This design comes from an exercise in tuning for small area on the open sky130 flow, not from production work. Function was checked by simulation only, so behaviour that the tests miss may differ from the original. Not every run is shown, and edits may drop behaviour that the tests do not exercise.

### flow/run.sh
#!/bin/bash
# synth_recipe.tcl (not shown) runs the flow's synth.tcl, then flattens the netlist and writes it again
# the make line also repeats each setting of config.mk as NAME=value (left out here)
make -C /OpenROAD-flow-scripts/flow DESIGN_CONFIG=/design/flow/config.mk WORK_HOME=/design/flow/orfs CLKGATE_MAP_FILE= SYNTH_SCRIPT=/design/flow/synth_recipe.tcl finish
### flow/config.mk
export PLATFORM = sky130hd
export DESIGN_NAME = circuit
export DESIGN_NICKNAME = circuit
export VERILOG_FILES = /design/flow/design.v
export SDC_FILE = /design/flow/constraint.sdc
export NUM_CORES = 4
export LEC_CHECK = 0
export CAP_MARGIN = 20
export CORE_MARGIN = 2
export CORE_UTILIZATION = 40
export SLEW_MARGIN = 20
### flow/constraint.sdc
create_clock -name core_clock -period 10.0 [get_ports {CLK}]
set_input_delay 2.0000 -clock core_clock [delete_from_list [all_inputs] [get_ports {CLK}]]
set_output_delay 2.0000 -clock core_clock [all_outputs]
set_load 0.01 [all_outputs]
### flow/design.v
module min_finder(E, S);
    input [3:0] E;
    output [1:0] S;
    assign S =  (E[0] == 1'b1) ? 2'b00 : 
                (E[1] == 1'b1) ? 2'b01 : 
                (E[2] == 1'b1) ? 2'b10 : 
                (E[3] == 1'b1) ? 2'b11 :
                2'b11;
endmodule
module two_to_one_mux(sel, inp_signal, result);
    input sel;
    input inp_signal;
    output result;
    assign result = (sel == 1'b0) ? inp_signal : ~inp_signal; 
endmodule
module two_bit_to_one_mux(sel, switch, L, result);
    input sel;
    input [1:0] switch, L;
    output [1:0] result;
    assign result = (sel == 1'b0) ? L : switch;
endmodule
module debouncer(
    input sig,
    input CLK,
    input RST,
    output reg deb_signal
    );
    parameter CLK_F = 8_000;
    localparam count_to = CLK_F / 2;
    reg [1:0] state;
    reg [11:0] counter;
    reg btn_s, btn_s_prev;
    always @ (posedge CLK or negedge RST) begin
        if (~RST) begin
            state <= 0;
            deb_signal <= 0;
            btn_s <= 0;
            btn_s_prev <= 0;
        end else begin
        btn_s <= sig;
        btn_s_prev <= btn_s;
        deb_signal <= 0;
        case (state)
            0: begin
                    if (btn_s && ~btn_s_prev) begin
                    state <= 1;
                    counter <= 0;
                    end
                end
            1: begin
                if (counter < count_to - 1) begin
                counter <= counter + 1;
                end else begin
                    deb_signal <= 1;
                    state <= 0;
                    end
                end
            endcase
        end
    end
endmodule
module fsm(enter, exit, CLK, RST, switch, E, capacity, full, open_door);
    input enter, exit, CLK, RST;
    input [1:0] switch;
    input [3:0] E;
    output full, open_door;
    output reg [2:0] capacity;
    parameter s0 = 3'b000, s1 = 3'b001, s2 = 3'b010, s3 = 3'b011, s4 = 3'b100;
    reg [2:0] state;
    assign full = (state == s0) & enter;
    assign open_door = ((state != s0) & enter) | ((state != s4) & exit & ~E[switch]);
    always @ (posedge CLK or negedge RST) begin
        if (~RST) begin
            state <= s4;
            capacity <= s4;
        end
        else begin case(state)
            s4: if ((enter == 1 & exit == 0) | (enter == 1 & exit == 1)) begin
                state <= s3;
                capacity <= s3;
            end else begin
                state <= s4;
                capacity <= s4;
            end
            s3: if (enter == 1 & exit == 0) begin
                state <= s2;
                capacity <= s2;
            end else if (enter == 0 & exit == 1 & ~E[switch]) begin
                state <= s4;
                capacity <= s4;
            end else begin
                state <= s3;
                capacity <= s3;
            end
            s2: if (enter == 1 & exit == 0) begin
                state <= s1;
                capacity <= s1;
            end else if (enter == 0 & exit == 1 & ~E[switch]) begin
                state <= s3;
                capacity <= s3;
            end else begin
                state <= s2;
                capacity <= s2;
            end
            s1: if (enter == 1 & exit == 0) begin
                state <= s0;
                capacity <= s0;
            end else if (enter == 0 & exit == 1 & ~E[switch]) begin
                state <= s2;
                capacity <= s2;
            end else begin
                state <= s1;
                capacity <= s1;
            end
            s0: if (enter == 0 & exit == 1 & ~E[switch]) begin
                state <= s1;
                capacity <= s1;
            end else begin
                state <= s0;
                capacity <= s0;
            end
        endcase
        end
    end
endmodule
module spots_register(En, make_entry, CLK, RST, sel, E);
    input make_entry, CLK, En, RST;
    input [1:0] sel;
    output reg [3:0]  E;
    always @ (posedge CLK or negedge RST) begin
        if (~RST) begin
            E <= 4'b1111;
        end
        else if (En) begin
            if (make_entry) begin
                E[sel] <= 1'b0;
            end else begin
                E[sel] <= 1'b1;
            end
        end
    end
endmodule
module digitMUX_clk_divider(CLK_IN, RST, TICK);
    input CLK_IN, RST;
    output TICK;
    reg CLK_OUT;
    reg [0:0] counter;
    assign TICK = (counter == 2 - 1) & ~CLK_OUT;
    always @(posedge CLK_IN or negedge RST) begin
        if (~RST) begin
            counter <= 0;
            CLK_OUT <= 0;
        end
        else if (counter == 2 - 1) begin
            counter <= 0;
            CLK_OUT <= ~CLK_OUT;
        end
        else begin
            counter <= counter + 1;
        end
    end
endmodule
module full_clock_divider(CLK_IN, RST, TICK);
    input CLK_IN, RST;
    output TICK;
    reg CLK_OUT;
    reg [9:0] counter;
    assign TICK = (counter == 1_000 - 1) & ~CLK_OUT;
    always @(posedge CLK_IN or negedge RST) begin
        if (~RST) begin
            counter <= 0;
            CLK_OUT <= 0;
        end
        else if (counter == 1_000 - 1) begin
            counter <= 0;
            CLK_OUT <= ~CLK_OUT;
        end
        else begin
            counter <= counter + 1;
        end
    end
endmodule
module timer_clock_divider(CLK_IN, RST, TICK);
    input CLK_IN, RST;
    output TICK;
    reg CLK_OUT;
    reg [10:0] counter;
    assign TICK = (counter == 2_000 - 1) & ~CLK_OUT;
    always @(posedge CLK_IN or negedge RST) begin
        if (~RST) begin
            counter <= 0;
            CLK_OUT <= 0;
        end
        else if (counter == 2_000 - 1) begin
            counter <= 0;
            CLK_OUT <= ~CLK_OUT;
        end
        else begin
            counter <= counter + 1;
        end
    end
endmodule
module digitsMUX(
    input CLK,
    input RST,
    input [1:0] location,
    input [2:0] capacity,
    input [3:0] E,
    output reg [4:0] selector,
    output reg [7:0] segments_L
    );
    wire tick_1, tick_2;
    wire tick;
    digitMUX_clk_divider dmcd(CLK, RST, tick_1);
    full_clock_divider tfcd(CLK, RST, tick_2);
    assign tick = (~E != 4'b1111) ? tick_1 : tick_2;
    always @ (posedge CLK or negedge RST) begin
        if (~RST) begin
            selector <= 5'b01000;
        end
        else if (tick) begin
        case (selector)
            5'b01000: selector <= 5'b00100;
            5'b00100: selector <= 5'b00010;
            5'b00010: selector <= 5'b00001;
            5'b00001: selector <= 5'b01000;
        endcase
        end
    end
    always @ (posedge CLK or negedge RST) begin
        if (~RST) begin
            segments_L <= 8'b00000000;
        end
        else if (tick) begin
        if (selector == 5'b00100) begin
            if (~E == 4'b1111) begin
                segments_L <= 8'b00111000;
            end
            else begin
                segments_L <= 8'b00111111;
            end
        end
        else if (selector == 5'b01000) begin
            if (~E == 4'b1111) begin
                segments_L <= 8'b00111110;
            end
            else begin case (capacity)
                3'b000: segments_L <= 8'b00111111;
                3'b001: segments_L <= 8'b00000110;
                3'b010: segments_L <= 8'b01011011;
                3'b011: segments_L <= 8'b01001111;
                3'b100: segments_L <= 8'b01100110;
                endcase
            end
        end
        else if (selector == 5'b00001) begin
            if (~E == 4'b1111) begin
                segments_L <= 8'b01110001;
            end
            else begin
                segments_L <= 8'b00111111;
            end
        end
        else if (selector == 5'b00010) begin
            if (~E == 4'b1111) begin
                segments_L <= 8'b00111000;
            end
            else begin case (location)
                    2'b00: segments_L <= 8'b00111111;
                    2'b01: segments_L <= 8'b00000110;
                    2'b10: segments_L <= 8'b01011011;
                    2'b11: segments_L <= 8'b01001111;
                endcase
            end
        end
        end
    end
endmodule
module full_blink(full, CLK, RST, light);
    input full, CLK, RST;
    output reg light;
    reg [3:0] counter;
    reg blinking;
    wire tick;
    timer_clock_divider tcd(
        .CLK_IN(CLK),
        .RST(RST),
        .TICK(tick)
    );
    always @ (posedge CLK or negedge RST) begin
        if (~RST) begin
            light <= 1'b0;
            counter <= 4'b0000;
            blinking <= 1'b0;
        end
        else if (full) begin
            blinking <= 1'b1;
            counter <= 0;
            light <= 1'b1;
        end
        else if (tick) begin
        if (counter != 6 - 1 & blinking) begin
            light <= ~light;
            counter <= counter + 1;
        end
        else begin
            light <= 1'b0;
            counter <= 0;
            blinking <= 0;
        end
        end
    end
endmodule
module open_door_blink(door_open, CLK, RST, light);
    input door_open, CLK, RST;
    output reg light;
    reg [4:0] counter;
    reg blinking;
    wire tick;
    timer_clock_divider tcd(
        .CLK_IN(CLK),
        .RST(RST),
        .TICK(tick)
    );
    always @ (posedge CLK or negedge RST) begin
        if (~RST) begin
            light <= 1'b0;
            counter <= 5'b00000;
            blinking <= 1'b0;
        end
        else if (door_open) begin
            blinking <= 1'b1;
            counter <= 0;
            light <= 1'b1;
        end
        else if (tick) begin
        if (counter != 20 - 1 & blinking) begin
            light <= ~light;
            counter <= counter + 1;
        end
        else begin
            light <= 1'b0;
            counter <= 0;
            blinking <= 0;
        end
        end
    end
endmodule
module circuit(enter_nd, exit_nd, switch, CLK, RST, full, door_open,
                capacity,
                E, L,
                open_light, full_light, segments_L, selector
    );
    input enter_nd, exit_nd, CLK, RST;
    input [1:0] switch;
    output full, door_open, open_light, full_light;
    output [2:0] capacity;
    output [1:0] L;
    output [3:0] E;
    output [7:0] segments_L;
    output [4:0] selector;
    wire enter, exit;
    debouncer db(~enter_nd, CLK, RST, enter);
    debouncer db1(~exit_nd, CLK, RST, exit);
    wire open_enter, open_exit, make_entry;
    assign open_enter = door_open | enter;
    assign open_exit = door_open & exit;
    fsm mainbody(enter, exit, CLK, RST, switch, E, capacity, full, door_open);
    two_to_one_mux letin(open_exit, open_enter, make_entry);
    wire [1:0] spot;
    two_bit_to_one_mux eore(open_exit, switch, L, spot);
    wire En = E[0] | E[1] | E[2] | E[3] | exit;
    min_finder mf(E, L);
    digitsMUX dm(CLK, RST, L, capacity, E, selector, segments_L);
    spots_register sr(En, make_entry, CLK, RST, spot, E);
    full_blink fb(full, CLK, RST, full_light);
    open_door_blink odb(door_open, CLK, RST, open_light);
endmodule
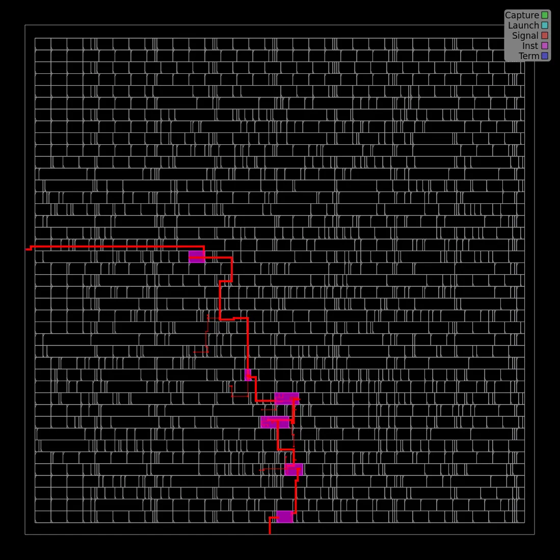
Fig. 1. Worst path highlighted (run 1).
fin util: 46.6%
setup ws final: 3.76 ns
TNS Setup: 0 ns
Final Instance Count excl. Fillers: 695

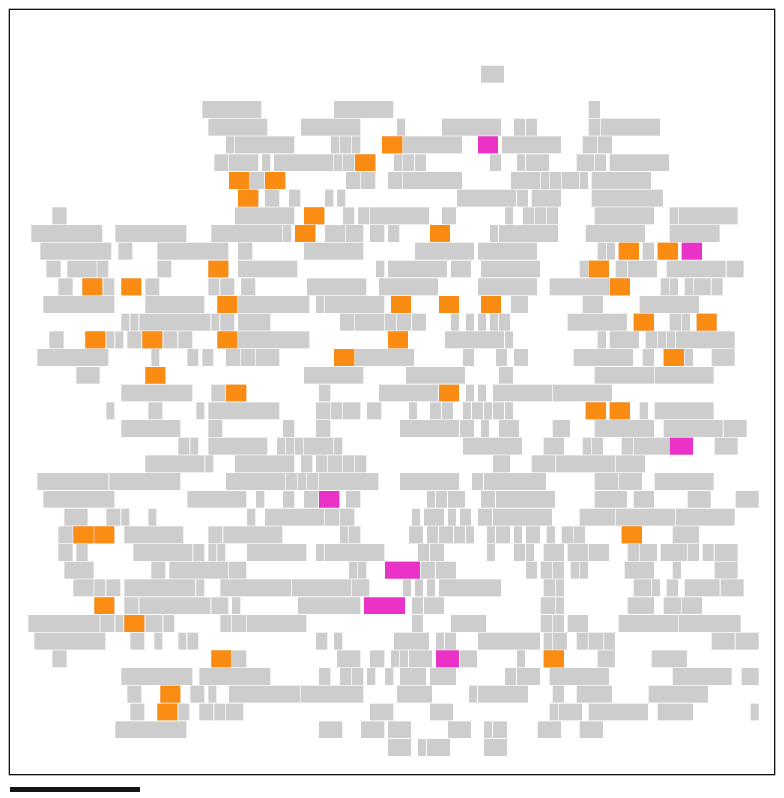
Fig. 2. Gate-type map (run 1).
Bar = 20 um.
| family | colour | cells |
|---|---|---|
| xor and xnor cells | orange | 41 |
| non-inverting ao/oa cells | magenta | 7 |
multi-input combinational area share: 39.8%
commonest non-fill, non-tap cell in the layout: dfrtp_1

==> reports/metrics.yaml, run 1 <==
sta:
  min_period_over_period_pct: 62.4
  finClkSkew_ns: 0.00373
  fin_crit_ns: 6.24
  hold_viol_final: 0
clock_tree:
  cts_resized: 0
  cts_root_buf: "clkbuf_16"
  htreeDepth: 3
  clock_path_buffers: 2
  cts_setup_buffers: 0
  cts_buffers: 9
  cts.sinks: 100
worst_setup_path:
  crit_arrival_ns: 4.24
  worstRegToRegCells: 6
  reg2reg_from: "fb.tcd.counter[0]"
  path_cells: "clkdlybuf4s50_1, mux2_2, o22a_4, o21a_4, inv_1, clkdlybuf4s50_1"
  start_kind: "input port"
  r2r_setup_slack_ns: 7.57
  end_kind: "output port"
route:
  route.top_layer_used: "met4"
  met3_length_um: 377
  route.met2.wl_um: 4200
  wl_met1_um: 4350
  drt_drc_violations_left: 0
floorplan:
  die_h_um: 117
  ios: 32
  die_area_mm2: 0.0138
layout:
  top_regs: "db.counter x12, db1.counter x12"
  clkbuf_count: 13
  multi_input_cells: 357
  final_cell_mix: "dfrtp_1 (70), nor2_1 (52), o21ai_0 (34), nand2_1 (30), clkdlybuf4s50_1 (28)"
  multi_input_area_mm2: 0.00233
  non_clock_buffer_count: 31
  layout-drive-gt1-share_pct: 9.94
  n_all_inverters: 19
yosys:
  muxShareOfSynthArea_pct: 4.22
  synth-seq-cells: 100
  synth_edf_count: 24
  synthFlopType: "dfrtp_1"
  syn_avg_cell_area_um2: 10.4
  synth_xor_area_share_pct: 7.00
  synth-adder-area-share_pct: 1.95
  async_flop_share_pct: 76.0
placed_design:
  placed_cell_area_mm2: 0.00555
  place_congestion: 0.786
  dpl_worst_slack_ns: 3.76
  dp.cells: 679
global_routing:
  antenna_found_initial: 0
  grt_pass1_vias: 3497
  grt_start_max_net_pins: 67
  gr-total-overflow: 0
outcome:
  status: "finished clean"
hold_path:
  hold_end: "db.btn_s_prev"
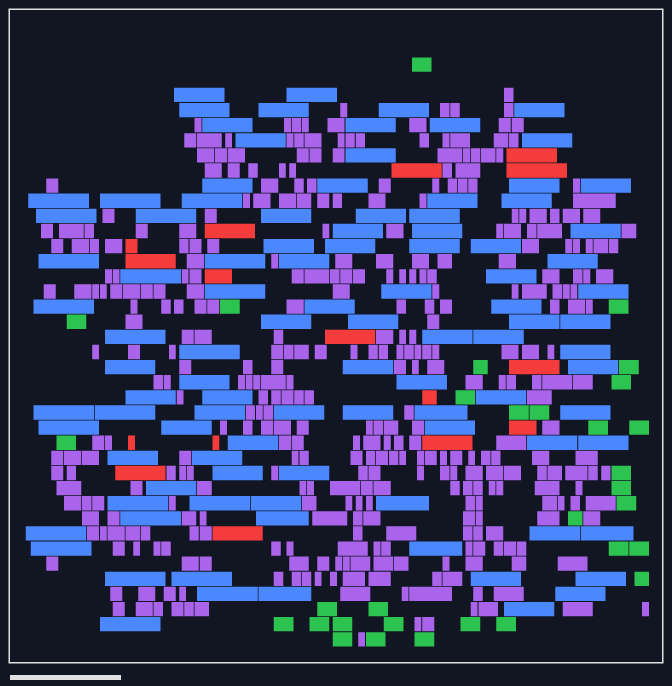
Fig. 3. Placed cells, one colour a class (run 1).
Bar = 20 um.
| class | colour | cells |
|---|---|---|
| registers | blue | 100 |
| remaining logic cells | purple | 376 |
| clock drivers and dummy loads | red | 16 |
| remaining buffers and delay cells | green | 31 |
core area: 0.0126 mm^2
post-route cell area: 0.00585 mm^2
row count: 41
sequential share of cell area: 44.9%

Fig. 4: run 1, M1 wires
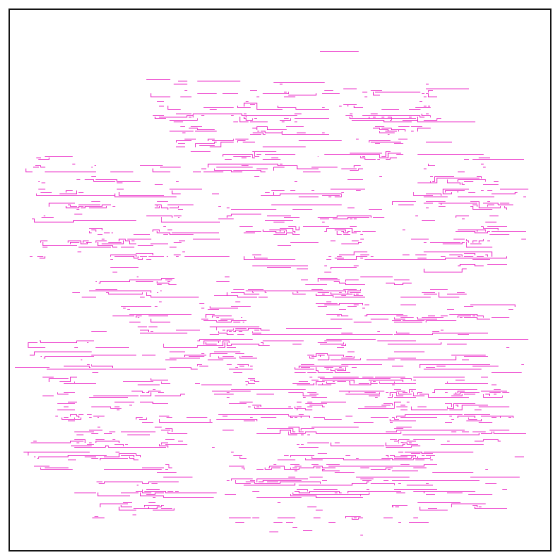

--- run 2 (diff from run 1) ---
==> flow/design.v (replaced) <==
module deb_nlfsr(nd, CLK, RST, pulse);
    input nd, CLK, RST;
    output pulse;
    reg s0, s1;           
    reg [11:0] c;
    wire z = ~|c[10:0];
    wire edge_ = ~s0 & s1;
    wire fb = ~z & (c[11] ^ c[10] ^ c[6] ^ (c[9] | c[4]));
    assign pulse = z & c[11];
    always @(posedge CLK or negedge RST) begin
        if (~RST) begin
            s0 <= 1'b1;
            s1 <= 1'b1;
            c <= 12'd0;
        end else begin
            s0 <= nd;
            s1 <= s0;
            c <= {c[10:3], c[2] , c[1] | (z & edge_), c[0], fb};
        end
    end
endmodule
module circuit(enter_nd, exit_nd, switch, CLK, RST, full, door_open,
                capacity,
                E, L,
                open_light, full_light, segments_L, selector
    );
    input enter_nd, exit_nd, CLK, RST;
    input [1:0] switch;
    output full, door_open, open_light, full_light;
    output [2:0] capacity;
    output [1:0] L;
    output [3:0] E;
    output [7:0] segments_L;
    output [4:0] selector;
    wire enter, exit;
    deb_nlfsr db0(enter_nd, CLK, RST, enter);
    deb_nlfsr db1(exit_nd, CLK, RST, exit);
    reg [4:0] m32;
    reg [6:0] m125;
    wire x124 = m125[6] & ~|m125[5:0];
    wire tick4  = ~m32[1] & m32[0];                        
    wire tick2k = x124 & ~m32[3] & (&m32[2:0]);             
    wire tick4k = x124 & ~m32[4] & (&m32[3:0]);             
    always @(posedge CLK or negedge RST) begin
        if (~RST) begin
            m32 <= 5'd0;
            m125 <= 7'd0;
        end else begin
            m32 <= m32 ^ {&m32[3:0], &m32[2:0], &m32[1:0], m32[0], 1'b1};
            m125 <= {m125[5:0], ~(m125[6] ^ (m125[0] & ~m125[1]))};
        end
    end
    reg [3:0] Er;
    reg [2:0] st;
    assign E = Er;
    assign capacity = st;
    wire occ = ~Er[switch];
    assign full = (st == 3'd0) & enter;
    assign door_open = ((st != 3'd0) & enter) | ((st != 3'd4) & exit & occ);
    assign L = Er[0] ? 2'd0 : Er[1] ? 2'd1 : Er[2] ? 2'd2 : 2'd3;
    always @(posedge CLK or negedge RST) begin
        if (~RST)
            st <= 3'd4;
        else case (st)
            3'd4: if (enter) st <= 3'd3;
            3'd3: if (enter & ~exit) st <= 3'd2;
                  else if (~enter & exit & occ) st <= 3'd4;
            3'd2: if (enter & ~exit) st <= 3'd1;
                  else if (~enter & exit & occ) st <= 3'd3;
            3'd1: if (enter & ~exit) st <= 3'd0;
                  else if (~enter & exit & occ) st <= 3'd2;
            3'd0: if (~enter & exit & occ) st <= 3'd1;
            default: ;
        endcase
    end
    wire open_exit = door_open & exit;
    wire open_enter = door_open | enter;
    wire make_entry = open_exit ? ~open_enter : open_enter;
    wire [1:0] spot = open_exit ? switch : L;
    wire En = (|Er) | exit;
    always @(posedge CLK or negedge RST) begin
        if (~RST)
            Er <= 4'b1111;
        else if (En)
            Er[spot] <= ~make_entry;
    end
    reg [1:0] pos;
    reg [2:0] v;
    wire efull = ~|Er;
    wire dtick = efull ? tick2k : tick4;
    assign selector = {1'b0, pos == 2'd0, pos == 2'd1, pos == 2'd2, pos == 2'd3};
    always @(posedge CLK or negedge RST) begin
        if (~RST) begin
            pos <= 2'd0;
            v <= 3'd5;
        end else if (dtick) begin
            pos <= {pos[1] ^ pos[0], ~pos[0]};
            v <= efull ? 3'd7 : (pos == 2'd0) ? st : (pos == 2'd2) ? {1'b0, L} : 3'd0;
        end
    end
    reg [6:0] seg;
    always @(*) begin
        case (v)
            3'd0: seg = 7'b0111111;
            3'd1: seg = 7'b0000110;
            3'd2: seg = 7'b1011011;
            3'd3: seg = 7'b1001111;
            3'd4: seg = 7'b1100110;
            3'd7: seg = (pos == 2'd0) ? 7'b1110001 : (pos == 2'd1) ? 7'b0111110 : 7'b0111000;
            default: seg = 7'b0000000;
        endcase
    end
    assign segments_L = {1'b0, seg};
    reg [4:0] ko;
    reg [2:0] kf;
    assign open_light = ~ko[0];
    assign full_light = ~kf[0];
    always @(posedge CLK or negedge RST) begin
        if (~RST) begin
            ko <= 5'd31;
            kf <= 3'd7;
        end else begin
            if (door_open) ko <= 5'd0;
            else if (tick4k) ko <= (ko[4] & ko[1] & ko[0]) ? 5'd31 : ko ^ {&ko[3:0], &ko[2:0], &ko[1:0], ko[0], 1'b1};
            if (full) kf <= 3'd0;
            else if (tick4k) kf <= (kf[2] & kf[0]) ? 3'd7 : kf ^ {&kf[1:0], kf[0], 1'b1};
        end
    end
endmodule
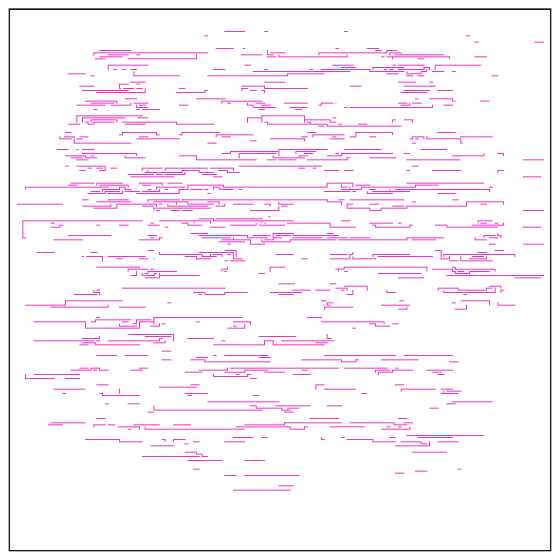
Fig. 5. M1 wires (run 2).
longest straight run: 23.5 um
nets with wire on the layer: 261
wire length on this layer: 2,390 um

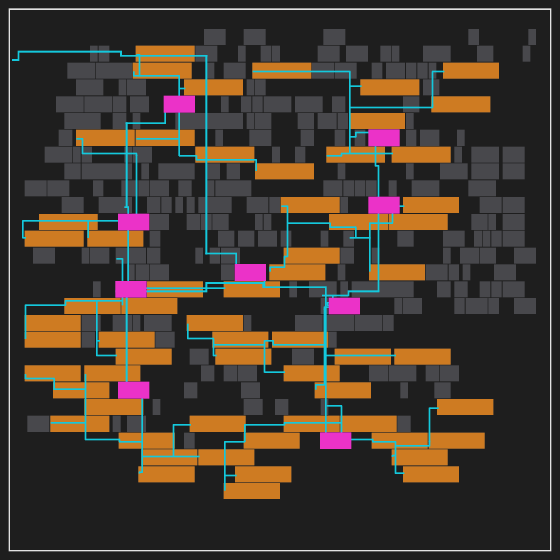
Fig. 6. Clock distribution (run 2).
[clock-net drivers] magenta | count: 9
[clock wires] cyan | length: 710 um
[flip-flops] orange | count: 60
routed clock nets: 10
clock skew: 0.00649 ns

==> run 2 against run 1 <==
Compared with the run above:
- routed wire length down 47%
- synthesized cell count down 51%
- utilization up 2.6 points
- register-to-register slack worse by 0.38 ns
- count of clock-buffer cells in the layout down 1
- global-route usage down 0.29 points
- fmax down 2.2%
- clock skew up 0.0028 ns
- critical endpoint unchanged
==> reports/metrics.yaml, run 2 <==
outcome:
  status: "finished clean"  # unchanged
clock_tree:
  cts.sinks: 60  # was 100
  clk_pin_slew_worst_paths_ns: 0.06  # about the same
  cts_setup_buffers: 0  # unchanged
  cts_buffers: 9  # unchanged
  cts_resized: 0  # unchanged
  cts_root_buf: "clkbuf_8"  # was clkbuf_16
  clock_path_buffers: 2  # unchanged
  htreeDepth: 3  # unchanged
placed_design:
  dpl_worst_slack_ns: 3.59  # was 3.76 ns
  dp_hpwl_um: 3460  # was 6190 um
  dp.cells: 343  # was 679
  placed_cell_area_mm2: 0.00312  # was 0.00555 mm^2
  place_congestion: 0.827  # was 0.786
route:
  route.met2.wl_um: 2180  # was 4200 um
  wl_met1_um: 2390  # was 4350 um
  met3_length_um: 165  # was 377 um
  firstDrtPassIters: 4  # was 5
  routed_via_density: 5.09  # was 5.06
  route.top_layer_used: "met4"  # unchanged
  drt_drc_violations_left: 0  # unchanged
  routed_wl_um: 4820  # was 9090 um
layout:
  multi_input_cells: 157  # was 357
  final_common_cell: "dfrtp_1"  # unchanged
  n_all_inverters: 16  # was 19
  non_clock_buffer_count: 30  # was 31
  final_util_pct: 49.2  # was 46.6%
  final_cell_mix: "dfrtp_1 (41), clkdlybuf4s50_1 (28), dfstp_2 (19), nand2_1 (17), nor2_1 (17)"  # was dfrtp_1 (70), nor2_1 (52), o21ai_0 (34), nand2_1 (30), clkdlybuf4s50_1 (28)
  instances_no_fill: 359  # was 695
  clkbuf_count: 12  # was 13
  multi_input_area_mm2: 0.00114  # was 0.00233 mm^2
  layout-drive-gt1-share_pct: 17.6  # was 9.94%
  top_regs: "db0.c x12, db1.c x12, m125 x7"  # was db.counter x12, db1.counter x12
  fin_area_mm2: 0.00332  # was 0.00585 mm^2
  antenna_cells: 0  # unchanged
  seq_share_pct: 45.9  # was 44.9%
  multi_input_area_share_pct: 34.4  # was 39.8%
worst_setup_path:
  critPathRequiredTime_ns: 8.00  # about the same
  start_kind: "input port"  # unchanged
  r2r_setup_slack_ns: 7.19  # was 7.57 ns
  worstRegToRegCells: 8  # was 6
  crit_arrival_ns: 4.38  # was 4.24 ns
  cp_slowest_stage_delay_ns: 0.64  # was 0.62 ns
  reg2reg_from: "db0.c[5]"  # was fb.tcd.counter[0]
  end_kind: "output port"  # unchanged
  path_cells: "clkdlybuf4s50_1, mux4_2, a21o_4, o22ai_1, clkdlybuf4s50_1"  # was clkdlybuf4s50_1, mux2_2, o22a_4, o21a_4, inv_1, clkdlybuf4s50_1
  cp_top_family: "buffers and inverters"  # unchanged
hold_path:
  hold_end: "db1.s1"  # was db.btn_s_prev
  hold_path.startpoint: "db1.s0"  # was db.btn_s
yosys:
  synth-adder-area-share_pct: 7.21  # was 1.95%
  synthFlopType: "dfrtp_1"  # unchanged
  syn_avg_cell_area_um2: 11.5  # was 10.4 um^2
  async_flop_share_pct: 100  # was 76.0%
  synth_edf_count: 0  # was 24
  synth_xor_area_share_pct: 3.15  # was 7.00%
  synth_top_family_by_area: "simple AND/OR/NAND/NOR gates"  # unchanged
  muxShareOfSynthArea_pct: 1.71  # was 4.22%
  synth_top_area_share_pct: 37.0  # was 34.1%
  synth_most_common_cell: "dfrtp_1"  # unchanged
  netlist.top_cell.by_area: "dfrtp_1"  # unchanged
  synth-seq-cells: 60  # was 100
sta:
  setup_tns_ns: 0  # unchanged
  slew_headroom_pct: 51.5  # was 45.2%
  min_period_over_period_pct: 63.8  # was 62.4%
  timing.final.ws_setup_ns: 3.62  # was 3.76 ns
  hold_viol_final: 0  # unchanged
  fin_crit_ns: 6.38  # was 6.24 ns
global_routing:
  gr-total-overflow: 0  # unchanged
  grt_pass1_vias: 1780  # was 3,497
  grt_start_max_net_pins: 61  # was 67
  grtUsageTotal_pct: 14.6  # was 14.9%
  antenna_found_initial: 0  # unchanged
floorplan:
  die_h_um: 87.3  # was 117 um
  coreArea_mm2: 0.00676  # was 0.0126 mm^2
  fp-row-count: 30  # was 41
  die_area_mm2: 0.00762  # was 0.0138 mm^2
  ios: 32  # unchanged

==> port drivers added, routing unchanged <==
In the flow no input, the clock included, has a driving cell. The finished layouts below were timed again as built, in two steps. Step 1, drivers: a clkbuf_16 drives CLK and a buf_2 each remaining input, both assumed. Step 2, shift: input delay + t, output delay - t, t = (earliest + latest rising clock arrival at the registers) / 2. This alone moves slack from input paths to output paths. Slacks: ideal ports / drivers / drivers and shift; pairs: ideal ports / drivers.
| run | shift t [ns] | setup WS [ns] | worst setup path after step 2 | latest minus earliest clock arrival (ns) | cell pins on the clock port's net |
|---|---|---|---|---|---|
| run 1 | 0.377 | 3.761 / 3.739 / 3.739 | input to output | 0.004 / 0.003 | 1 |
| run 2 | 0.355 | 3.621 / 3.597 / 3.597 | input to output | 0.007 / 0.006 | 1 |
After both steps setup and hold are still met in every run listed. For run 2, which loses most, drivers alone change the setup slack by -0.024 ns; drivers and shift together by -0.024 ns.
